This is an optimization exercise on Yosys and OpenROAD, whose aim is small area, not a production implementation.
Function was checked by simulation only, so behaviour that the tests miss may differ from the original.
No activity file was given, so power comes from the tool's default toggle rates.

`design/flow/config.mk`:
```
export PLATFORM = sky130hd
export DESIGN_NAME = venturi_core
export DESIGN_NICKNAME = venturi_core
export VERILOG_FILES = /design/flow/design.v
export SDC_FILE = /design/flow/constraint.sdc
export NUM_CORES = 4
export LEC_CHECK = 0
export CAP_MARGIN = 20
export CORE_MARGIN = 2
export CORE_UTILIZATION = 40
export PLACE_DENSITY = 0.6
export SLEW_MARGIN = 20
```
`design/flow/constraint.sdc`:
```
create_clock -name core_clock -period 5.0 [get_ports {clk}]
set_input_delay 1.0000 -clock core_clock [delete_from_list [all_inputs] [get_ports {clk}]]
set_output_delay 1.0000 -clock core_clock [all_outputs]
set_load 0.01 [all_outputs]
```
`design/flow/design.v`:
```
module CQ_parser #(
parameter DATA_WIDTH = 256,     
parameter BAR0_SIZE = 16       
)(
input  wire [DATA_WIDTH-1:0]    m_axis_cq_tdata,
input  wire                     m_axis_cq_tvalid,
input  wire [84:0]              m_axis_cq_tuser,
input  wire [DATA_WIDTH/32-1:0] m_axis_cq_tkeep,
input  wire                     m_axis_cq_tlast,
output wire                     m_axis_cq_tready,
output wire                     cq_valid,           
output wire [3:0]               cq_type,            
output wire [BAR0_SIZE-1:0]     cq_reg_addr,        
output wire [63:0]              cq_payload,         
output wire [2:0]               cq_bar_id,          
output wire [15:0]              cq_requester_id,    
output wire [7:0]               cq_tag,             
output wire [2:0]               cq_tc,              
output wire [6:0]               cq_lower_addr,      
output wire [10:0]              cq_payload_dw_count,       
output wire                     cq_last
);
assign      m_axis_cq_tready   = 1'b1;
assign      cq_last           = m_axis_cq_tlast;
assign      cq_valid           = m_axis_cq_tvalid;
assign      cq_reg_addr         = {m_axis_cq_tdata[2 +: (BAR0_SIZE-2)],2'b00};
assign      cq_payload_dw_count     = m_axis_cq_tdata[74:64];
assign      cq_type           = m_axis_cq_tdata[78:75];
assign      cq_requester_id    = m_axis_cq_tdata[95:80];
assign      cq_tag             = m_axis_cq_tdata[103:96];
assign      cq_bar_id          = m_axis_cq_tdata[114:112];
assign      cq_tc              = m_axis_cq_tdata[123:121];
assign      cq_lower_addr      = {m_axis_cq_tdata[6:2], 2'b00};
assign      cq_payload         = {m_axis_cq_tdata[191:160], m_axis_cq_tdata[159:128]};
endmodule
module CC_formatter #(
    parameter DATA_WIDTH = 256
)(
input  wire                         cc_valid,           
input  wire [15:0]                  cc_requester_id,    
input  wire [7:0]                   cc_tag,             
input  wire [2:0]                   cc_tc,              
input  wire [6:0]                   cc_lower_addr,      
input  wire [10:0]                  cc_dword_count,     
output wire                         cc_ready,           
input  wire [2:0]                   cc_status,     
input  wire [127:0]                 cc_payload,            
input  wire                         cc_last,               
output wire [DATA_WIDTH-1:0]        s_axis_cc_tdata,
output wire                         s_axis_cc_tvalid,
output wire [32:0]                  s_axis_cc_tuser,
output wire [DATA_WIDTH / 32-1:0]   s_axis_cc_tkeep,
output wire                         s_axis_cc_tlast,
input  wire [3:0]                   s_axis_cc_tready     
);
assign s_axis_cc_tuser      = 33'h0;
wire [95:0] descriptor;
assign descriptor[6:0]      = cc_lower_addr;         
assign descriptor[7]        = 1'b0;                   
assign descriptor[9:8]      = 2'b00;                  
assign descriptor[15:10]    = 6'b0;                   
assign descriptor[28:16]    = cc_dword_count<<2;       
assign descriptor[29]       = 1'b0;                   
assign descriptor[31:30]    = 2'b0;                   
assign descriptor[42:32]    = cc_dword_count;        
assign descriptor[45:43]    = cc_status;             
assign descriptor[46]       = 1'b0;                   
assign descriptor[47]       = 1'b0;                   
assign descriptor[63:48]    = cc_requester_id;       
assign descriptor[71:64]    = cc_tag;                
assign descriptor[87:72]    = 16'h0000;       
assign descriptor[88]       = 1'b0;                   
assign descriptor[91:89]    = cc_tc;                 
assign descriptor[94:92]    = 3'b000;               
assign descriptor[95]       = 1'b0;                   
assign s_axis_cc_tdata      = {32'h0, cc_payload[127:0], descriptor};
assign s_axis_cc_tvalid     = cc_valid;
assign s_axis_cc_tkeep      = (cc_dword_count == 11'd2) ? 8'h1F :            
                              (cc_dword_count == 11'd1) ? 8'h0F : 8'hFF;     
assign s_axis_cc_tlast      = cc_last;
assign cc_ready             = s_axis_cc_tready[0];
endmodule
module RQ_gearbox256 #(
    parameter DATA_WIDTH = 256
)(
    input  wire                   clk,
    input  wire                   rst_n,
    (* MARK_DEBUG = "TRUE" *)   input  wire [127:0]              rq_descriptor,
    (* MARK_DEBUG = "TRUE" *)   input  wire [255:0]              rq_payload,
    (* MARK_DEBUG = "TRUE" *)   input  wire [10:0]               rq_payload_dw_count,  
    (* MARK_DEBUG = "TRUE" *)   input  wire                      rq_payload_last,
    (* MARK_DEBUG = "TRUE" *)   input  wire                      rq_valid,
    (* MARK_DEBUG = "TRUE" *)   input  wire                      rq_payload_sop,
    (* MARK_DEBUG = "TRUE" *)   output wire                      rq_ready, 
    (* MARK_DEBUG = "TRUE" *)   output reg  [DATA_WIDTH-1:0]      s_axis_rq_tdata,
    (* MARK_DEBUG = "TRUE" *)   output reg                        s_axis_rq_tvalid,
    (* MARK_DEBUG = "TRUE" *)   output reg  [59:0]                s_axis_rq_tuser,
    (* MARK_DEBUG = "TRUE" *)   output reg  [7:0]                 s_axis_rq_tkeep,
    (* MARK_DEBUG = "TRUE" *)   output reg                        s_axis_rq_tlast,
    (* MARK_DEBUG = "TRUE" *)   input  wire                       s_axis_rq_tready
);
    reg [127:0] data_saver;
    reg [0:0]   one_more_cycle;
    function [7:0] calc_tail_keep(input [10:0] count);
        case (count & 11'd7)  
            11'd1: calc_tail_keep = 8'b0001_1111;
            11'd2: calc_tail_keep = 8'b0011_1111;
            11'd3: calc_tail_keep = 8'b0111_1111;
            11'd4: calc_tail_keep = 8'b1111_1111;  
            11'd5: calc_tail_keep = 8'b0000_0001;  
            11'd6: calc_tail_keep = 8'b0000_0011;
            11'd7: calc_tail_keep = 8'b0000_0111;
            11'd0: calc_tail_keep = 8'b0000_1111;
            default: calc_tail_keep = 8'hFF;  
        endcase
    endfunction
    function [0:0] one_more (input [10:0] count);
        if ((count & 11'd7) <= 11'd4)
            one_more = 1'b0;
        else
            one_more = 1'b1;
    endfunction
    always @(posedge clk or negedge rst_n) begin
        if (!rst_n) begin
            s_axis_rq_tdata   <= 256'b0;
            s_axis_rq_tvalid  <= 1'b0;
            s_axis_rq_tlast   <= 1'b0;
            s_axis_rq_tkeep   <= 8'b0;
            s_axis_rq_tuser   <= 60'b0;
            data_saver        <= 128'b0;
            one_more_cycle    <= 1'b0;
        end 
        else if (s_axis_rq_tready) begin
            if (rq_valid) begin
                if (s_axis_rq_tlast) begin
                    s_axis_rq_tlast   <= 1'b0;
                end
                if (rq_descriptor[78:75] == 4'b0000) begin
                    s_axis_rq_tdata   <= {128'b0, rq_descriptor};
                    s_axis_rq_tvalid  <= 1'b1;
                    s_axis_rq_tlast   <= 1'b1;
                    s_axis_rq_tkeep   <= 8'h0F;  
                    s_axis_rq_tuser   <= {52'b0, rq_descriptor[107:104], rq_descriptor[111:108]};
                    one_more_cycle    <= 1'b0;
                end
                else begin
                    one_more_cycle <= one_more(rq_payload_dw_count);
                    if (rq_payload_sop && !one_more(rq_payload_dw_count) && rq_payload_dw_count <= 11'd4) begin
                        s_axis_rq_tdata   <= {rq_payload[127:0], rq_descriptor};
                        s_axis_rq_tvalid  <= 1'b1;
                        s_axis_rq_tlast   <= 1'b1;
                        s_axis_rq_tkeep   <= calc_tail_keep(rq_payload_dw_count);
                        s_axis_rq_tuser   <= {52'b0, rq_descriptor[107:104], rq_descriptor[111:108]};
                    end
                    else if (rq_payload_sop) begin
                        s_axis_rq_tdata   <= {rq_payload[127:0], rq_descriptor};
                        data_saver        <= rq_payload[255:128];  
                        s_axis_rq_tuser   <= {52'b0, rq_descriptor[107:104], rq_descriptor[111:108]};
                        s_axis_rq_tvalid  <= 1'b1;
                        s_axis_rq_tlast   <= 1'b0;
                        s_axis_rq_tkeep   <= 8'hFF;
                    end
                    else if (!rq_payload_last) begin
                        s_axis_rq_tdata   <= {rq_payload[127:0], data_saver};
                        data_saver        <= rq_payload[255:128];  
                        s_axis_rq_tuser   <= 60'b0;
                        s_axis_rq_tlast   <= 1'b0;
                        s_axis_rq_tvalid  <= 1'b1;
                        s_axis_rq_tkeep   <= 8'hFF;
                    end
                    else if (rq_payload_last && ! one_more(rq_payload_dw_count))begin
                        s_axis_rq_tdata   <= {rq_payload[127:0], data_saver};
                        data_saver        <= 0;  
                        s_axis_rq_tuser   <= 60'b0;
                        s_axis_rq_tlast   <= 1'b1;
                        s_axis_rq_tvalid  <= 1'b1;
                        s_axis_rq_tkeep   <= calc_tail_keep(rq_payload_dw_count);
                    end
                    else if (rq_payload_last && one_more(rq_payload_dw_count))begin
                        s_axis_rq_tdata   <= {rq_payload[127:0], data_saver};
                        data_saver        <= rq_payload[255:128];  
                        s_axis_rq_tuser   <= 60'b0;
                        s_axis_rq_tlast   <= 1'b0;  
                        s_axis_rq_tvalid  <= 1'b1;
                        s_axis_rq_tkeep   <= 8'hFF;
                    end
                end
            end
            else if (one_more_cycle) begin
                s_axis_rq_tdata   <= {data_saver, 128'b0};
                s_axis_rq_tvalid  <= 1'b1;   
                s_axis_rq_tlast   <= 1'b1;  
                s_axis_rq_tkeep   <= calc_tail_keep(rq_payload_dw_count);
                s_axis_rq_tuser   <= 60'b0;
                one_more_cycle    <= 1'b0;
            end
            else begin
                s_axis_rq_tdata   <= 256'b0;
                s_axis_rq_tvalid  <= 1'b0;
                s_axis_rq_tlast   <= 1'b0;
                s_axis_rq_tkeep   <= 8'b0;
                s_axis_rq_tuser   <= 60'b0;
                data_saver        <= 128'b0;
                one_more_cycle    <= 1'b0;
            end
        end
    end
    assign rq_ready = s_axis_rq_tready && !one_more_cycle;
endmodule
module RQ_formatter #(
parameter DATA_WIDTH = 256
)(
input clk,
input rst_n,
output wire [DATA_WIDTH-1:0]        s_axis_rq_tdata,     
output wire                         s_axis_rq_tvalid,    
output wire [59:0]                  s_axis_rq_tuser,     
output wire [DATA_WIDTH / 32-1:0]   s_axis_rq_tkeep,     
output wire                         s_axis_rq_tlast,     
input  wire                         s_axis_rq_tready,    
input  wire [3:0]                   rq_type,             
input  wire [63:0]                  rq_addr,             
input  wire [10:0]                  rq_payload_dw_count,      
input  wire [7:0]                   rq_tag,              
input  wire [2:0]                   rq_tc,               
input  wire                         rq_valid,            
input  wire                         rq_payload_sop,      
input  wire                         rq_payload_last,     
input  wire [255:0]                 rq_payload,
output wire                         rq_ready             
);
wire [127:0] rq_descriptor;
assign rq_descriptor[1:0]     = 2'b00;                  
assign rq_descriptor[63:2]    = rq_addr[63:2];          
assign rq_descriptor[74:64]   = rq_payload_dw_count;    
assign rq_descriptor[78:75]   = rq_type;                
assign rq_descriptor[79]      = 1'b0;                   
assign rq_descriptor[95:80]   = 16'h0000;               
assign rq_descriptor[103:96]  = rq_tag;                 
assign rq_descriptor[107:104] = (rq_payload_dw_count == 11'd1) ? 4'b0000 : 4'b1111;  
assign rq_descriptor[111:108] = 4'b1111;                  
assign rq_descriptor[112]     = 1'b0;                   
assign rq_descriptor[114:113] = 2'b00;                  
assign rq_descriptor[119:115] = 5'b00000;               
assign rq_descriptor[120]     = 1'b0;                   
assign rq_descriptor[123:121] = 3'b000;                 
assign rq_descriptor[126:124] = rq_tc;                  
assign rq_descriptor[127]     = 1'b0;                   
RQ_gearbox256 RQ_gearbox256_inst (
    .clk                (clk),
    .rst_n              (rst_n),
    .rq_descriptor        (rq_descriptor),
    .rq_payload           (rq_payload),
    .rq_payload_dw_count  (rq_payload_dw_count),
    .rq_payload_last      (rq_payload_last),
    .rq_valid             (rq_valid),
    .rq_payload_sop       (rq_payload_sop),
    .rq_ready             (rq_ready),
    .s_axis_rq_tdata   (s_axis_rq_tdata),
    .s_axis_rq_tvalid  (s_axis_rq_tvalid),
    .s_axis_rq_tuser   (s_axis_rq_tuser),
    .s_axis_rq_tkeep   (s_axis_rq_tkeep),
    .s_axis_rq_tlast   (s_axis_rq_tlast),
    .s_axis_rq_tready  (s_axis_rq_tready)
);
endmodule
module RC_gearbox256 #(
    parameter DATA_WIDTH = 256
)(
    input  wire                         clk,
    input  wire                         rst_n,
    (* MARK_DEBUG = "TRUE" *)   input  wire [DATA_WIDTH-1:0]        m_axis_rc_tdata,
    (* MARK_DEBUG = "TRUE" *)   input  wire                         m_axis_rc_tvalid,
    (* MARK_DEBUG = "TRUE" *)   input  wire [74:0]                  m_axis_rc_tuser,
    (* MARK_DEBUG = "TRUE" *)   input  wire [DATA_WIDTH/32-1:0]     m_axis_rc_tkeep,
    (* MARK_DEBUG = "TRUE" *)   input  wire                         m_axis_rc_tlast,
    (* MARK_DEBUG = "TRUE" *)   output wire                         m_axis_rc_tready,
    (* MARK_DEBUG = "TRUE" *)   output reg                          rc_valid,
    (* MARK_DEBUG = "TRUE" *)   output reg                          rc_payload_last,
    (* MARK_DEBUG = "TRUE" *)   output wire  [255:0]                rc_payload     ,
    (* MARK_DEBUG = "TRUE" *)   output reg   [7:0]                  rc_payload_dw_keep,
    (* MARK_DEBUG = "TRUE" *)   output reg   [95:0]                 rc_descriptor
);
    (* MARK_DEBUG = "TRUE" *)   wire   sop     = m_axis_rc_tvalid? m_axis_rc_tuser[32] : 1'b0;  
    (* MARK_DEBUG = "TRUE" *)   reg [159:0]    data_saver           ;
    (* MARK_DEBUG = "TRUE" *)   reg [7:0]      rc_last_keep         ;
assign rc_payload = {m_axis_rc_tdata[95:0], data_saver};
always @(posedge clk or negedge rst_n) begin
    if (!rst_n) begin
        rc_valid            <= 1'b0;
        rc_payload_last     <= 1'b0;
        rc_payload_dw_keep  <= 8'h0;
        rc_descriptor       <= 96'h0;
        data_saver          <= 160'h0;
        rc_last_keep        <= 8'h0;
    end else if (m_axis_rc_tvalid) begin
            rc_valid            <= 1'b1;
            data_saver          <= m_axis_rc_tdata[255:96];
            if (sop) begin
                rc_last_keep        <= calc_tail_keep(m_axis_rc_tdata[42:32]);
                rc_descriptor       <= m_axis_rc_tdata[95:0];
            end
            if (m_axis_rc_tdata[42:32] <11'd8) begin
                rc_payload_last     <= 1'b1;
                rc_payload_dw_keep  <= calc_tail_keep(m_axis_rc_tdata[42:32]);  
            end else if (!m_axis_rc_tlast) begin  
                rc_payload_last     <= 1'b0;
                rc_payload_dw_keep  <= 8'hFF;
            end else if (m_axis_rc_tlast) begin  
                rc_payload_last     <= 1'b1;
                rc_payload_dw_keep  <= rc_last_keep;
            end
    end else begin
    data_saver          <= 160'h0;
    rc_valid            <= 1'b0;
    rc_payload_last     <= 1'b0;
    rc_payload_dw_keep  <= 8'h0;
    rc_descriptor       <= 96'h0;
    rc_last_keep        <= 8'h0;
    end
end
    assign m_axis_rc_tready = 1'b1;
    function [7:0] calc_tail_keep(input [10:0] dw_count);
        case (dw_count[2:0])
            3'd5: calc_tail_keep = 8'b0001_1111; 
            3'd6: calc_tail_keep = 8'b0011_1111;  
            3'd7: calc_tail_keep = 8'b0111_1111;
            3'd0: calc_tail_keep = 8'b1111_1111;
            3'd1: calc_tail_keep = 8'b0000_0001;
            3'd2: calc_tail_keep = 8'b0000_0011;  
            3'd3: calc_tail_keep = 8'b0000_0111;
            3'd4: calc_tail_keep = 8'b0000_1111;
            default: calc_tail_keep = 8'hFF;
        endcase
    endfunction
endmodule
module RC_parser #(
parameter DATA_WIDTH = 256
)(
input  wire                         clk,
input  wire                         rst_n,
input  wire [DATA_WIDTH-1:0]        m_axis_rc_tdata,
input  wire                         m_axis_rc_tvalid,
input  wire [74:0]                  m_axis_rc_tuser,
input  wire [DATA_WIDTH / 32-1:0]   m_axis_rc_tkeep,
input  wire                         m_axis_rc_tlast,  
output wire                         m_axis_rc_tready,
output wire  [11:0]                  rc_lower_addr,
output wire  [3:0]                   rc_err_code,
output wire  [12:0]                  rc_payload_byte_count,
output wire                          rc_request_completed,
output wire  [15:0]                  rc_requester_id,
output wire  [15:0]                  rc_completer_id,  
output wire  [7:0]                   rc_tag,
output wire  [12:0]                  rc_payload_dw_count,
output wire                          rc_posioned,
output wire                         rc_valid,                
output wire                         rc_payload_last,          
output wire [255:0]                 rc_payload,              
output wire [DATA_WIDTH / 32-1:0]   rc_payload_dw_keep          
);
wire [95:0] rc_descriptor;
assign    rc_lower_addr           = rc_descriptor[11:0];
assign    rc_err_code             = rc_descriptor[15:12];
assign    rc_payload_byte_count   = rc_descriptor[28:16] ;
assign    rc_request_completed    = rc_descriptor[30];
assign    rc_payload_dw_count    = rc_descriptor[42:32];
assign    rc_requester_id         = rc_descriptor[63:48];
assign    rc_completer_id         = rc_descriptor[87:72];
assign    rc_tag                  = rc_descriptor[71:64];
assign    rc_posioned             = rc_descriptor[46];
RC_gearbox256 #(
    .DATA_WIDTH(DATA_WIDTH)
) rc_gearbox_inst (
    .clk                    (clk),
    .rst_n                  (rst_n),
    .m_axis_rc_tdata        (m_axis_rc_tdata),
    .m_axis_rc_tvalid       (m_axis_rc_tvalid),
    .m_axis_rc_tuser        (m_axis_rc_tuser),
    .m_axis_rc_tkeep        (m_axis_rc_tkeep),
    .m_axis_rc_tlast        (m_axis_rc_tlast),
    .m_axis_rc_tready       (m_axis_rc_tready),
    .rc_valid               (rc_valid),
    .rc_payload_last        (rc_payload_last),
    .rc_payload             (rc_payload),
    .rc_payload_dw_keep     (rc_payload_dw_keep),
    .rc_descriptor          (rc_descriptor)
);
endmodule
module user_logic #(
    parameter DATA_WIDTH = 256,
    parameter BAR0_SIZE  = 16
)(
    input wire                          user_clk,
    input wire                          user_reset_p,  
    input wire                          cq_valid,
    input wire [3:0]                    cq_type,
    input wire [BAR0_SIZE-1:0]          cq_reg_addr,
    input wire [63:0]                   cq_payload,
    input wire [2:0]                    cq_bar_id,
    input wire [15:0]                   cq_requester_id,
    input wire [7:0]                    cq_tag,
    input wire [2:0]                    cq_tc,
    input wire [6:0]                    cq_lower_addr,
    input wire [10:0]                   cq_payload_dw_count,
    input wire                          cq_last,
    input wire                          cc_ready,
    output reg                          cc_valid,
    output reg[15:0]                    cc_requester_id,
    output reg[7:0]                     cc_tag,
    output reg[2:0]                     cc_tc,
    output reg[6:0]                     cc_lower_addr,
    output reg[10:0]                    cc_dword_count,
    output reg[2:0]                     cc_status,
    output reg[DATA_WIDTH/2-1:0]        cc_payload,
    output reg                          cc_last,
    input wire                          rq_ready,
    output reg                          rq_valid,
    output reg[3:0]                     rq_type,
    output reg                          rq_payload_sop,
    output reg                          rq_payload_last,         
    output reg[63:0]                    rq_addr,
    output reg[10:0]                    rq_payload_dw_count,  
    output reg[7:0]                     rq_tag,
    output reg[2:0]                     rq_tc,
    output reg[255:0]                   rq_payload,
    input  wire  [11:0]                 rc_lower_addr,
    input  wire  [3:0]                  rc_err_code,
    input  wire  [12:0]                 rc_payload_byte_count,
    input  wire                         rc_request_completed,
    input  wire  [15:0]                 rc_requester_id,
    input  wire  [7:0]                  rc_tag,
    input  wire                         rc_valid,                
    input  wire                         rc_payload_last,          
    input  wire [255:0]                 rc_payload,              
    input  wire [DATA_WIDTH / 32-1:0]   rc_payload_dw_keep,          
    input  wire                         rc_posioned,
    input  wire [12:0]                  rc_payload_dw_count,
    input wire [2:0]                    cfg_max_payload,
    input wire [2:0]                    cfg_max_read_req,
    input wire [15:0]                   pcie_requester_id
);
    localparam [BAR0_SIZE-1:0] REG_SCRATCH      = 16'h00;
    localparam [BAR0_SIZE-1:0] REG_ID           = 16'h04;
    localparam [BAR0_SIZE-1:0] REG_INT_CTRL     = 16'h08;
    localparam [BAR0_SIZE-1:0] REG_STATUS       = 16'h0C;
    localparam [BAR0_SIZE-1:0] REG_DMA_ADDR     = 16'h10;   
    localparam [BAR0_SIZE-1:0] REG_DMA_CTRL     = 16'h18;
    localparam [BAR0_SIZE-1:0] REG_DMA_STATUS   = 16'h1C;
    localparam [BAR0_SIZE-1:0] REG_RT_SRC_ADDR  = 16'h20;
    localparam [BAR0_SIZE-1:0] REG_RT_DST_ADDR  = 16'h28;
    localparam [BAR0_SIZE-1:0] REG_RT_CTRL      = 16'h30;
    localparam [BAR0_SIZE-1:0] REG_RT_STATUS    = 16'h34;
    localparam [3:0] TYPE_READ = 4'b0000;
    localparam [3:0] TYPE_WRITE= 4'b0001;
    reg [63:0] cq_val_REG_SCRATCH      ;
    reg [63:0] cq_val_REG_ID           ;
    reg [63:0] cq_val_REG_INT_CTRL     ;
    reg [63:0] cq_val_REG_STATUS       ;
    reg [63:0] cq_val_REG_DMA_ADDR     ;
    reg [63:0] cq_val_REG_DMA_CTRL     ;
    reg [63:0] cq_val_REG_DMA_STATUS   ;
    reg [63:0] cq_val_REG_RT_SRC_ADDR  ;
    reg [63:0] cq_val_REG_RT_DST_ADDR  ;
    reg [63:0] cq_val_REG_RT_CTRL      ;
    reg [63:0] in_val_REG_RT_STATUS    ;
    reg [255:0] small_buffer            ;
    reg [7:0]   small_buffer_dw_keep  ;
    reg [12:0]  small_byte_count ;
    reg [255:0] large_buffer [1:0]      ;
    reg [7:0]   large_buffer_dw_keep [1:0] ;
    reg [12:0]  large_byte_count [1:0] ;
    reg [1:0]   beat_cnt                ;
    reg [BAR0_SIZE-1:0] temp_cq_reg_addr          ;
    reg [15:0]          temp_cq_requester_id      ;   
    reg [7:0]           temp_cq_tag               ;
    reg [2:0]           temp_cq_tc                ;
    reg [6:0]           temp_cq_lower_addr        ;
    reg [10:0]          temp_cq_payload_dw_count  ;  
always @(posedge user_clk or posedge user_reset_p) begin
    if (user_reset_p) begin
        cq_val_REG_SCRATCH         <= {64{1'b0}};
        cq_val_REG_ID              <= {64{1'b0}};
        cq_val_REG_INT_CTRL        <= {64{1'b0}};
        cq_val_REG_STATUS          <= {64{1'b0}};
        cq_val_REG_DMA_ADDR        <= {64{1'b0}};
        cq_val_REG_DMA_CTRL        <= {64{1'b0}};
        cq_val_REG_DMA_STATUS      <= {64{1'b0}};
        cq_val_REG_RT_SRC_ADDR     <= {64{1'b0}};
        cq_val_REG_RT_DST_ADDR     <= {64{1'b0}};
        cq_val_REG_RT_CTRL         <= {64{1'b0}};
        temp_cq_reg_addr        <= {BAR0_SIZE{1'b0}};
        temp_cq_requester_id    <= 16'b0;
        temp_cq_tag             <= 8'b0;
        temp_cq_tc              <= 3'b0;
        temp_cq_lower_addr      <= 7'b0;
        temp_cq_payload_dw_count<= 11'b0;
    end else begin
        if (cq_valid == 1) begin
            if (cq_type == TYPE_WRITE) begin
                case (cq_reg_addr)
                    REG_SCRATCH     :   cq_val_REG_SCRATCH    <= cq_payload;
                    REG_ID          :   cq_val_REG_ID         <= cq_payload;
                    REG_INT_CTRL    :   cq_val_REG_INT_CTRL   <= cq_payload;
                    REG_STATUS      :   cq_val_REG_STATUS     <= cq_payload;
                    REG_DMA_ADDR    :   cq_val_REG_DMA_ADDR   <= cq_payload;
                    REG_DMA_CTRL    :   cq_val_REG_DMA_CTRL   <= cq_payload;
                    REG_DMA_STATUS  :   cq_val_REG_DMA_STATUS <= cq_payload;
                    REG_RT_SRC_ADDR :   cq_val_REG_RT_SRC_ADDR<= cq_payload;
                    REG_RT_DST_ADDR :   cq_val_REG_RT_DST_ADDR<= cq_payload;
                    REG_RT_CTRL     :   cq_val_REG_RT_CTRL    <= cq_payload;
                default: ;  
                endcase
            end else if (cq_type == TYPE_READ) begin
                temp_cq_reg_addr        <= cq_reg_addr          ; 
                temp_cq_requester_id    <= cq_requester_id      ;
                temp_cq_tag             <= cq_tag               ;
                temp_cq_tc              <= cq_tc                ;
                temp_cq_lower_addr      <= cq_lower_addr        ;
                temp_cq_payload_dw_count<= cq_payload_dw_count  ;
            end
        end
    end
end
    reg [1:0]  cc_state;
    localparam IDLE          = 2'd0;
    localparam CC_RESP       = 2'd1;
always @(posedge user_clk or posedge user_reset_p) begin
    if (user_reset_p) begin
        cc_state           <= IDLE;
    end else if (cq_valid &&  cq_type == TYPE_READ) begin
        cc_state          <= CC_RESP;
    end else if (cc_state == CC_RESP) begin
        cc_state          <= IDLE;
    end
end
function [63:0] get_cc_payload (input [BAR0_SIZE-1:0] reg_addr);
    begin
        case (reg_addr)
            REG_SCRATCH     :   get_cc_payload = cq_val_REG_SCRATCH;
            REG_ID          :   get_cc_payload = cq_val_REG_ID;
            REG_INT_CTRL    :   get_cc_payload = cq_val_REG_INT_CTRL;
            REG_STATUS      :   get_cc_payload = cq_val_REG_STATUS;
            REG_DMA_ADDR    :   get_cc_payload = cq_val_REG_DMA_ADDR;
            REG_DMA_CTRL    :   get_cc_payload = cq_val_REG_DMA_CTRL;
            REG_DMA_STATUS  :   get_cc_payload = cq_val_REG_DMA_STATUS;
            REG_RT_SRC_ADDR :   get_cc_payload = cq_val_REG_RT_SRC_ADDR;
            REG_RT_DST_ADDR :   get_cc_payload = cq_val_REG_RT_DST_ADDR;
            REG_RT_CTRL     :   get_cc_payload = cq_val_REG_RT_CTRL;
            REG_RT_STATUS   :   get_cc_payload = in_val_REG_RT_STATUS;
        default: get_cc_payload = {64{1'b0}};  
        endcase
    end
endfunction
always @(posedge user_clk or posedge user_reset_p) begin
    if (user_reset_p) begin
        cc_valid            <= 1'b0;
        cc_requester_id     <= 16'h0;
        cc_tag              <= 8'h0;
        cc_tc               <= 3'h0;
        cc_lower_addr       <= 7'h0;
        cc_dword_count      <= 11'h0;
        cc_status           <= 3'b000;  
        cc_payload          <= {64{1'b0}};
        cc_last             <= 1'b0;
    end else if (cc_state == CC_RESP && cc_ready) begin
                    cc_valid            <= 1'b1;
                    cc_requester_id     <= temp_cq_requester_id;
                    cc_tag              <= temp_cq_tag;
                    cc_tc               <= temp_cq_tc;
                    cc_lower_addr       <= temp_cq_lower_addr;
                    cc_dword_count      <= temp_cq_payload_dw_count;
                    cc_status           <= 3'b000;  
                    cc_payload          <= {{64{1'b0}}, get_cc_payload(temp_cq_reg_addr)};
                    cc_last             <= 1'b1;  
                end
    else if (cc_state == IDLE) begin
        cc_valid            <= 1'b0;
        cc_last             <= 1'b0;  
    end
end
    reg [2:0]  rt_state;
    reg        rt_rc_received;
    reg        write_beat_upper; 
    localparam RT_IDLE       = 3'd0;
    localparam RT_SEND_READ  = 3'd1;
    localparam RT_WAIT_DATA  = 3'd2;
    localparam RT_SEND_WRITE = 3'd3;
    localparam RT_DONE       = 3'd4;
always @(posedge user_clk or posedge user_reset_p) begin
    if (user_reset_p) begin
        rt_state           <= RT_IDLE;
        in_val_REG_RT_STATUS <= 64'b0;
    end else begin
        case (rt_state)
            RT_IDLE: begin
                if (cq_val_REG_RT_CTRL == 1 || cq_val_REG_RT_CTRL == 2)
                    rt_state <= RT_SEND_READ;
            end
            RT_SEND_READ: begin
                if (rq_ready)
                    rt_state <= RT_WAIT_DATA;
            end
            RT_WAIT_DATA: begin
                if (rt_rc_received)
                    rt_state <= RT_SEND_WRITE;
            end
            RT_SEND_WRITE: begin
                if (rq_ready) begin
                    if (cq_val_REG_RT_CTRL == 1) begin
                        rt_state <= RT_DONE;
                    end else if (cq_val_REG_RT_CTRL == 2) begin
                        if (write_beat_upper && rq_payload_last)
                            rt_state <= RT_DONE;
                    end
                end
            end
            RT_DONE: begin
                 in_val_REG_RT_STATUS <= 64'd2;  
                 if (cq_val_REG_RT_CTRL == 0)
                    rt_state <= RT_IDLE;
            end
            default: begin
                rt_state <= rt_state;
            end
        endcase
        if (rt_state == RT_IDLE)
            in_val_REG_RT_STATUS <= 64'd0;
    end
end
always @(posedge user_clk or posedge user_reset_p)  begin
    if (user_reset_p) begin
        rq_valid            <= 1'b0;
        rq_type             <= 4'b0;
        rq_payload_sop      <= 1'b0;
        rq_payload_last     <= 1'b0;
        rq_addr             <= 64'b0;
        rq_payload_dw_count <= 11'b0;
        rq_tag              <= 8'b0;
        rq_tc               <= 3'b0;
        rq_payload          <= 256'b0;
        write_beat_upper    <= 1'b0;
    end else begin
        case (rt_state)
            RT_SEND_READ: begin
                rq_valid            <= 1'b1;
                rq_type             <= TYPE_READ;
                rq_payload_sop      <= 1'b1;
                rq_payload_last     <= 1'b1;
                rq_addr             <= cq_val_REG_RT_SRC_ADDR;
                rq_payload_dw_count <= (cq_val_REG_RT_CTRL == 1) ? 11'd4 : 11'd12;
                rq_tag              <= 8'd1;
            end
            RT_SEND_WRITE: begin
                rq_valid            <= 1'b1;
                rq_type             <= TYPE_WRITE;
                rq_addr             <= cq_val_REG_RT_DST_ADDR;
                rq_tag              <= 8'd2;
                if (cq_val_REG_RT_CTRL == 1) begin
                    rq_payload_sop      <= 1'b1;
                    rq_payload_last     <= 1'b1;
                    rq_payload_dw_count <= 11'd4;
                    rq_payload          <= small_buffer;
                end else begin
                    rq_payload_dw_count <= 11'd12;
                    if (!write_beat_upper) begin
                         rq_payload_sop      <= 1'b1;
                         rq_payload_last     <= 1'b0;
                         rq_payload          <= large_buffer[0];
                         if (rq_ready) write_beat_upper <= 1'b1;
                    end else begin
                         rq_payload_sop      <= 1'b0;
                         rq_payload_last     <= 1'b1;
                         rq_payload          <= large_buffer[1];
                         if (rq_ready) write_beat_upper <= 1'b0;
                    end
                end
            end
            RT_DONE: begin
                 write_beat_upper <= 1'b0;
                 rq_valid <= 1'b0;
            end
            default: begin
                 rq_valid <= 1'b0;
            end
        endcase
    end
end
always @(posedge user_clk or posedge user_reset_p)  begin
    if (user_reset_p) begin
        small_buffer    <= 256'b0;
        small_buffer_dw_keep <= 8'b0;
        small_byte_count <= 13'b0;
        large_buffer[0] <= 256'b0;
        large_buffer[1] <= 256'b0;
        large_buffer_dw_keep[0] <= 8'b0;
        large_buffer_dw_keep[1] <= 8'b0;
        large_byte_count[0] <= 13'b0;
        large_byte_count[1] <= 13'b0;
        beat_cnt        <= 2'b0;
        rt_rc_received  <= 1'b0;
    end else begin
        if (rt_state == RT_IDLE) 
            rt_rc_received <= 1'b0;
        if (rc_valid) begin
            if (cq_val_REG_RT_CTRL == 1) begin
                small_buffer <= rc_payload;
                small_buffer_dw_keep <= rc_payload_dw_keep;
                small_byte_count <= rc_payload_byte_count;
                if (rc_payload_last) rt_rc_received <= 1'b1;
            end else if (cq_val_REG_RT_CTRL == 2) begin
                if (beat_cnt < 2'd2) begin
                    large_buffer[beat_cnt[0]] <= rc_payload;
                    large_buffer_dw_keep[beat_cnt[0]] <= rc_payload_dw_keep;
                    large_byte_count[beat_cnt[0]] <= rc_payload_byte_count;
                end
                if (rc_payload_last) begin
                    beat_cnt <= 2'b0;
                    rt_rc_received <= 1'b1;
                end else
                    beat_cnt <= beat_cnt + 1'b1;
            end
        end
    end
end
endmodule
module venturi_core #(
    parameter DATA_WIDTH = 256,
    parameter BAR0_SIZE  = 16
)(
    input  wire                         clk,
    input  wire                         user_reset,      
    input  wire [DATA_WIDTH-1:0]        m_axis_cq_tdata,
    input  wire                         m_axis_cq_tvalid,
    input  wire [84:0]                  m_axis_cq_tuser,
    input  wire [DATA_WIDTH/32-1:0]     m_axis_cq_tkeep,
    input  wire                         m_axis_cq_tlast,
    output wire                         m_axis_cq_tready,
    output wire [DATA_WIDTH-1:0]        s_axis_cc_tdata,
    output wire                         s_axis_cc_tvalid,
    output wire [32:0]                  s_axis_cc_tuser,
    output wire [DATA_WIDTH/32-1:0]     s_axis_cc_tkeep,
    output wire                         s_axis_cc_tlast,
    input  wire [3:0]                   s_axis_cc_tready,
    output wire [DATA_WIDTH-1:0]        s_axis_rq_tdata,
    output wire                         s_axis_rq_tvalid,
    output wire [59:0]                  s_axis_rq_tuser,
    output wire [DATA_WIDTH/32-1:0]     s_axis_rq_tkeep,
    output wire                         s_axis_rq_tlast,
    input  wire [3:0]                   s_axis_rq_tready,
    input  wire [DATA_WIDTH-1:0]        m_axis_rc_tdata,
    input  wire                         m_axis_rc_tvalid,
    input  wire [74:0]                  m_axis_rc_tuser,
    input  wire [DATA_WIDTH/32-1:0]     m_axis_rc_tkeep,
    input  wire                         m_axis_rc_tlast,
    output wire                         m_axis_rc_tready
);
    wire                    cq_valid;
    wire [3:0]              cq_type;
    wire [BAR0_SIZE-1:0]    cq_reg_addr;
    wire [63:0]             cq_payload;
    wire [2:0]              cq_bar_id;
    wire [15:0]             cq_requester_id;
    wire [7:0]              cq_tag;
    wire [2:0]              cq_tc;
    wire [6:0]              cq_lower_addr;
    wire [10:0]             cq_payload_dw_count;
    wire                    cq_last;
    wire                    cc_ready;
    wire                    cc_valid;
    wire [15:0]             cc_requester_id;
    wire [7:0]              cc_tag;
    wire [2:0]              cc_tc;
    wire [6:0]              cc_lower_addr;
    wire [10:0]             cc_dword_count;
    wire [2:0]              cc_status;
    wire [DATA_WIDTH/2-1:0] cc_payload;
    wire                    cc_last;
    wire                    rq_ready;
    wire                    rq_valid;
    wire [3:0]              rq_type;
    wire                    rq_payload_sop;
    wire                    rq_payload_last;
    wire [63:0]             rq_addr;
    wire [10:0]             rq_payload_dw_count;
    wire [7:0]              rq_tag;
    wire [2:0]              rq_tc;
    wire [DATA_WIDTH-1:0]   rq_payload;
    wire                    rc_valid;
    wire [11:0]             rc_lower_addr;
    wire [3:0]              rc_err_code;
    wire [7:0]              rc_tag;
    wire [12:0]             rc_payload_byte_count;
    wire                    rc_request_completed;
    wire [15:0]             rc_requester_id;
    wire                    rc_payload_last;
    wire [DATA_WIDTH-1:0]   rc_payload;
    wire [DATA_WIDTH/32-1:0] rc_payload_dw_keep;
    wire                    rc_posioned;
    wire [12:0]             rc_payload_dw_count;
    CQ_parser #(
        .DATA_WIDTH                 (DATA_WIDTH),
        .BAR0_SIZE                  (BAR0_SIZE)
    ) cq_parser_inst (
        .m_axis_cq_tdata            (m_axis_cq_tdata),
        .m_axis_cq_tvalid           (m_axis_cq_tvalid),
        .m_axis_cq_tuser            (m_axis_cq_tuser),
        .m_axis_cq_tkeep            (m_axis_cq_tkeep),
        .m_axis_cq_tlast            (m_axis_cq_tlast),
        .m_axis_cq_tready           (m_axis_cq_tready),
        .cq_valid                   (cq_valid),
        .cq_type                    (cq_type),
        .cq_reg_addr                (cq_reg_addr),
        .cq_payload                 (cq_payload),
        .cq_bar_id                  (cq_bar_id),
        .cq_requester_id            (cq_requester_id),
        .cq_tag                     (cq_tag),
        .cq_tc                      (cq_tc),
        .cq_lower_addr              (cq_lower_addr),
        .cq_payload_dw_count        (cq_payload_dw_count),
        .cq_last                    (cq_last)
    );
    CC_formatter #(
        .DATA_WIDTH                 (DATA_WIDTH)
    ) cc_formatter_inst (
        .cc_ready                   (cc_ready),
        .cc_valid                   (cc_valid),
        .cc_requester_id            (cc_requester_id),
        .cc_tag                     (cc_tag),
        .cc_tc                      (cc_tc),
        .cc_lower_addr              (cc_lower_addr),
        .cc_dword_count             (cc_dword_count),
        .cc_status                  (cc_status),
        .cc_payload                 (cc_payload),
        .cc_last                    (cc_last),
        .s_axis_cc_tdata            (s_axis_cc_tdata),
        .s_axis_cc_tvalid           (s_axis_cc_tvalid),
        .s_axis_cc_tuser            (s_axis_cc_tuser),
        .s_axis_cc_tkeep            (s_axis_cc_tkeep),
        .s_axis_cc_tlast            (s_axis_cc_tlast),
        .s_axis_cc_tready           (s_axis_cc_tready)
    );
    RQ_formatter #(
        .DATA_WIDTH                 (DATA_WIDTH)
    ) rq_formatter_inst (
        .clk                        (clk),
        .rst_n                      (~user_reset),
        .rq_valid                   (rq_valid),
        .rq_ready                   (rq_ready),
        .rq_type                    (rq_type),
        .rq_payload_sop             (rq_payload_sop),
        .rq_payload_last            (rq_payload_last),
        .rq_addr                    (rq_addr),
        .rq_payload_dw_count        (rq_payload_dw_count),
        .rq_tag                     (rq_tag),
        .rq_tc                      (rq_tc),
        .rq_payload                 (rq_payload),
        .s_axis_rq_tdata            (s_axis_rq_tdata),
        .s_axis_rq_tvalid           (s_axis_rq_tvalid),
        .s_axis_rq_tuser            (s_axis_rq_tuser),
        .s_axis_rq_tkeep            (s_axis_rq_tkeep),
        .s_axis_rq_tlast            (s_axis_rq_tlast),
        .s_axis_rq_tready           (s_axis_rq_tready[0])
    );
    RC_parser #(
        .DATA_WIDTH                 (DATA_WIDTH)
    ) rc_parser_inst (
        .clk                        (clk),
        .rst_n                      (~user_reset),
        .m_axis_rc_tdata            (m_axis_rc_tdata),
        .m_axis_rc_tvalid           (m_axis_rc_tvalid),
        .m_axis_rc_tuser            (m_axis_rc_tuser),
        .m_axis_rc_tkeep            (m_axis_rc_tkeep),
        .m_axis_rc_tlast            (m_axis_rc_tlast),
        .m_axis_rc_tready           (m_axis_rc_tready),
        .rc_lower_addr              (rc_lower_addr),
        .rc_err_code                (rc_err_code),
        .rc_payload_byte_count      (rc_payload_byte_count),
        .rc_request_completed       (rc_request_completed),
        .rc_requester_id            (rc_requester_id),
        .rc_completer_id            (),
        .rc_tag                     (rc_tag),
        .rc_valid                   (rc_valid),
        .rc_payload_last            (rc_payload_last),
        .rc_payload                 (rc_payload),
        .rc_payload_dw_keep         (rc_payload_dw_keep),
        .rc_posioned                (rc_posioned),
        .rc_payload_dw_count        (rc_payload_dw_count)
    );
    user_logic #(
        .DATA_WIDTH                 (DATA_WIDTH),
        .BAR0_SIZE                  (BAR0_SIZE)
    ) user_logic_inst (
        .user_clk                   (clk),
        .user_reset_p               (user_reset),
        .cq_valid                   (cq_valid),
        .cq_type                    (cq_type),
        .cq_reg_addr                (cq_reg_addr),
        .cq_payload                 (cq_payload),
        .cq_bar_id                  (cq_bar_id),
        .cq_requester_id            (cq_requester_id),
        .cq_tag                     (cq_tag),
        .cq_tc                      (cq_tc),
        .cq_lower_addr              (cq_lower_addr),
        .cq_payload_dw_count        (cq_payload_dw_count),
        .cq_last                    (cq_last),
        .cc_ready                   (cc_ready),
        .cc_valid                   (cc_valid),
        .cc_requester_id            (cc_requester_id),
        .cc_tag                     (cc_tag),
        .cc_tc                      (cc_tc),
        .cc_lower_addr              (cc_lower_addr),
        .cc_dword_count             (cc_dword_count),
        .cc_status                  (cc_status),
        .cc_payload                 (cc_payload),
        .cc_last                    (cc_last),
        .rq_ready                   (rq_ready),
        .rq_valid                   (rq_valid),
        .rq_type                    (rq_type),
        .rq_payload_sop             (rq_payload_sop),
        .rq_payload_last            (rq_payload_last),
        .rq_addr                    (rq_addr),
        .rq_payload_dw_count        (rq_payload_dw_count),
        .rq_tag                     (rq_tag),
        .rq_tc                      (rq_tc),
        .rq_payload                 (rq_payload),
        .rc_lower_addr              (rc_lower_addr),
        .rc_err_code                (rc_err_code),
        .rc_payload_byte_count      (rc_payload_byte_count),
        .rc_request_completed       (rc_request_completed),
        .rc_requester_id            (rc_requester_id),
        .rc_tag                     (rc_tag),
        .rc_valid                   (rc_valid),
        .rc_payload_last            (rc_payload_last),
        .rc_payload                 (rc_payload),
        .rc_payload_dw_keep         (rc_payload_dw_keep),
        .rc_posioned                (rc_posioned),
        .rc_payload_dw_count        (rc_payload_dw_count),
        .cfg_max_payload            (3'd0),
        .cfg_max_read_req           (3'd0),
        .pcie_requester_id          (16'd0)
    );
endmodule
```
`design/flow/run.sh`:
```
#!/bin/bash
# synth_recipe.tcl (not shown) runs the flow's synth.tcl, then flattens the netlist and writes it again
# the make line also repeats each setting of config.mk as NAME=value (left out here)
make -C /OpenROAD-flow-scripts/flow DESIGN_CONFIG=/design/flow/config.mk WORK_HOME=/design/flow/orfs CLKGATE_MAP_FILE= SYNTH_SCRIPT=/design/flow/synth_recipe.tcl finish
```
Fig. 1: placed cells, one color a class
Drawn at 1 px/µm. Fill, decap, tap and diode cells in gray.
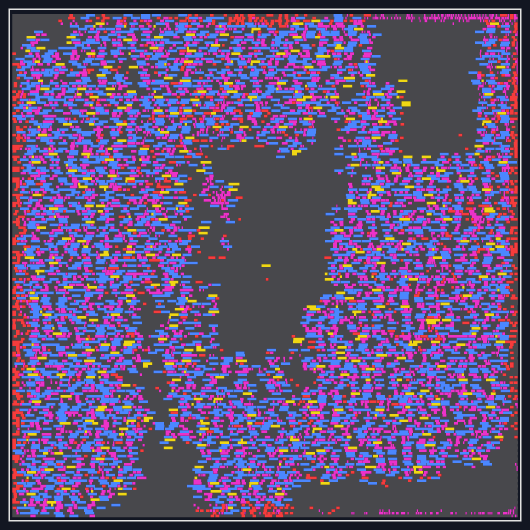
[blue] registers | cells: 2452 | share of their area: 52%
[magenta] remaining logic cells | cells: 4447 | share of their area: 32%
[yellow] clock drivers and dummy loads | cells: 473 | share of their area: 7.7%
[red] remaining buffers and delay cells | cells: 979 | share of their area: 8.6%
Finished Cell Area: 123000 µm²
Core Area: 254000 µm²
fin util: 48.2%
Seq area share: 50.0%

Fig. 2: sequential cells colored by instance or generate block
Drawn at 1 px/µm. Other cells in gray.
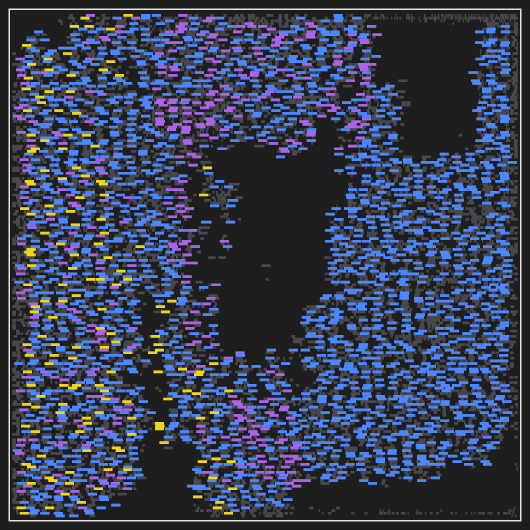
[yellow] rc_parser_inst | placed flops: 162
[blue] user_logic_inst | placed flops: 1902 | where: all over the die
[purple] rq_formatter_inst | placed flops: 388
final non-filler cell total: 11700
total die area: 260000 µm²

Fig. 3: sequential cells grouped by signal name
Drawn at 1 px/µm. Other sequential cells in the stronger gray, the rest of the logic in the fainter gray.
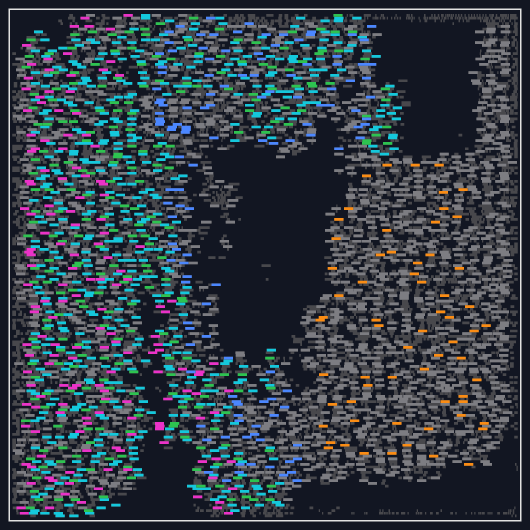
[green] user_logic_inst.small_buffer | placed flops: 256
[blue] rq_formatter_inst.RQ_gearbox256_inst.data_saver | placed flops: 128
[orange] user_logic_inst.cq_val_REG_STATUS | placed flops: 64
[cyan] user_logic_inst.large_buffer | placed flops: 512
[magenta] rc_parser_inst.rc_gearbox_inst.data_saver | placed flops: 160
Seq. cell area: 61400 µm²
Seq. pwr: 22.3 mW

==> reports/qor.yml <==
synth_xor_area_share_pct: 0.0257
async_reset_ff_share_pct: 100
crit_fanout: 104
max_flop_register: "user_logic_inst.large_buffer"
bufAreaShareNonClock_pct: 8.27
p_sw_mw: 14.1
antenna_found_initial: 90
nets: 8871
grtUsageTotal_pct: 22.9
wl_um: 304000
crit_slowest_cell: "nor4_4"
die_width_um: 510
first_pass_iters: 6
synth_edf_count: 0
drive_above_1_share_pct: 28.2
worstReg2RegEnd: "user_logic_inst.large_buffer[1][39]$_DFFE_PP0P_"
post_drt_wl_per_cell_um: 25.8
fin_crit_sh_pct: 79.9
dr_wl_met2_um: 136000
power_leader: "sequential cells"
cts_sinks: 2452
worstPathRequired_ns: 5.80
tns_ns: 0
status: "finished clean"
ys_seq_area_share_pct: 59.9
final_cell_mix: "dfrtp_1 (2449), mux2_2 (1459), clkdlybuf4s50_1 (778)"
p_clk_share_pct: 40.5
hold_viol: 0
dpl_cell_area_um2: 114000
path_depth: 7
fmax_mhz: 250
grt_use_met2_pct: 34.7
ys_dominant_reg_cell: "dfrtp_1"
powerDensity_nw_per_um2: 411
netlist_area_um2: 102000
yosys.area.top_type: "dfrtp_1"
cts_buffers: 288
grt-busiest-layer: "met2"
synth.area.mux_share_pct: 23.1
reg2reg_depth: 7
multi_input_area_share_pct: 30.8
synth_compound_area_share_pct: 8.05
nWellTaps: 3366
drt-met1-wl_um: 133000
ir_drop_mv: 0.356
cts_tree: "yes"
synth_area_leaders: "dfrtp_1 (60%), mux2_2 (16%), mux2_4 (3.5%)"
setup_violations: 0
r2r_setup_slack_ns: 1.00
hold_path_depth: 2
path_class: "flip-flop to flip-flop"
leakage_nw: 59.9
final_common_cell: "dfrtp_1"
io_buffers: 780
place_congestion: 0.827
die_y_um: 510
slew_violations: 0
whs_ns: 0.441
dp.cells: 11200
relSlewSlack_pct: 26.1
synth_fa_ha_area_share_pct: 0.0122
routed.top_layer: "met5"
pwr-share-seq_pct: 44.2
synth_area_per_cell_um2: 13.6
insertion_delay_ns: 0.95
via_per_inst: 5.44
dpl_worst_slack_ns: 0.928
largest_cell_class: "sequential cells"
drv_cap: 0
rsz0062_at_grt: "no"
crit_family: "simple AND/OR/NAND/NOR gates"
cts_resized: 0
pg_clk_mw: 20.5
grt_pass1_vias: 66000
hold_end: "user_logic_inst.cc_requester_id[5]$_DFFE_PP0P_"
n_all_buffers: 979
hold_buffers: 0
synth_simple_gate_area_share_pct: 4.63
finalPower_mw: 50.5
synth_cells: 7504
path_buf_inv: 1
largest_reg_flops: 512
yosysMostFrequentCell: "dfrtp_1"
inverters_excl_clock: 21
fin_skew_ns: 0.0963
design.seq.count: 2452
r2r_start: "user_logic_inst.cq_val_REG_RT_CTRL[27]$_DFFE_PP0P_"
grt_pass1_wl_um: 448000
yosys-top-cells-count: "dfrtp_1 (2452), mux2_2 (1459), nand2_1 (531)"
hp-class: "flip-flop to flip-flop"
multiInputGateArea_um2: 37800
clk_pin_slew_ns: 0.06
clockBufferDepth: 4
combinationalPower_mw: 7.70
arrival_ns: 4.80
worst_pin_slew_ns: 1.11
area_growth_pct: 19.8
layout_setup_ws_ns: 1.00
yosysWarnings: 6
grt_overflow: 0
endpoint: "user_logic_inst.large_buffer[1][39]$_DFFE_PP0P_"
ys_ff_latch: 2452
critical-path-max-stage-delay_ns: 0.77
drc: 0
synth_top_family_by_area: "multiplexers"
critPathLaunch: "user_logic_inst.cq_val_REG_RT_CTRL[27]$_DFFE_PP0P_"

static timing again, ports no longer ideal:
In the flow no input, the clock included, has a driving cell. The finished layout below was timed again as built, in two steps.
Step 1 (the two cells are an assumption about what drives the block):
set clk [get_ports {clk}]
set_driving_cell -lib_cell sky130_fd_sc_hd__clkbuf_16 $clk
set_driving_cell -lib_cell sky130_fd_sc_hd__buf_2 [delete_from_list [all_inputs] $clk]
Step 2, shift: input delay + t, output delay - t, t = (earliest + latest rising clock arrival at the registers) / 2. This alone moves slack from input paths to output paths.
a / b / c = ideal ports / drivers / drivers and shift; a / b = the first two.
shift t [ns]: 1.002
slack for setup (ns): 1.003 / 1.003 / 0.896
worst register clock-pin slew, ns: 0.06 / 0.06
After both steps setup and hold are still met in this run. For this run, drivers alone change the setup slack by 0.000 ns; drivers and shift together by -0.107 ns.
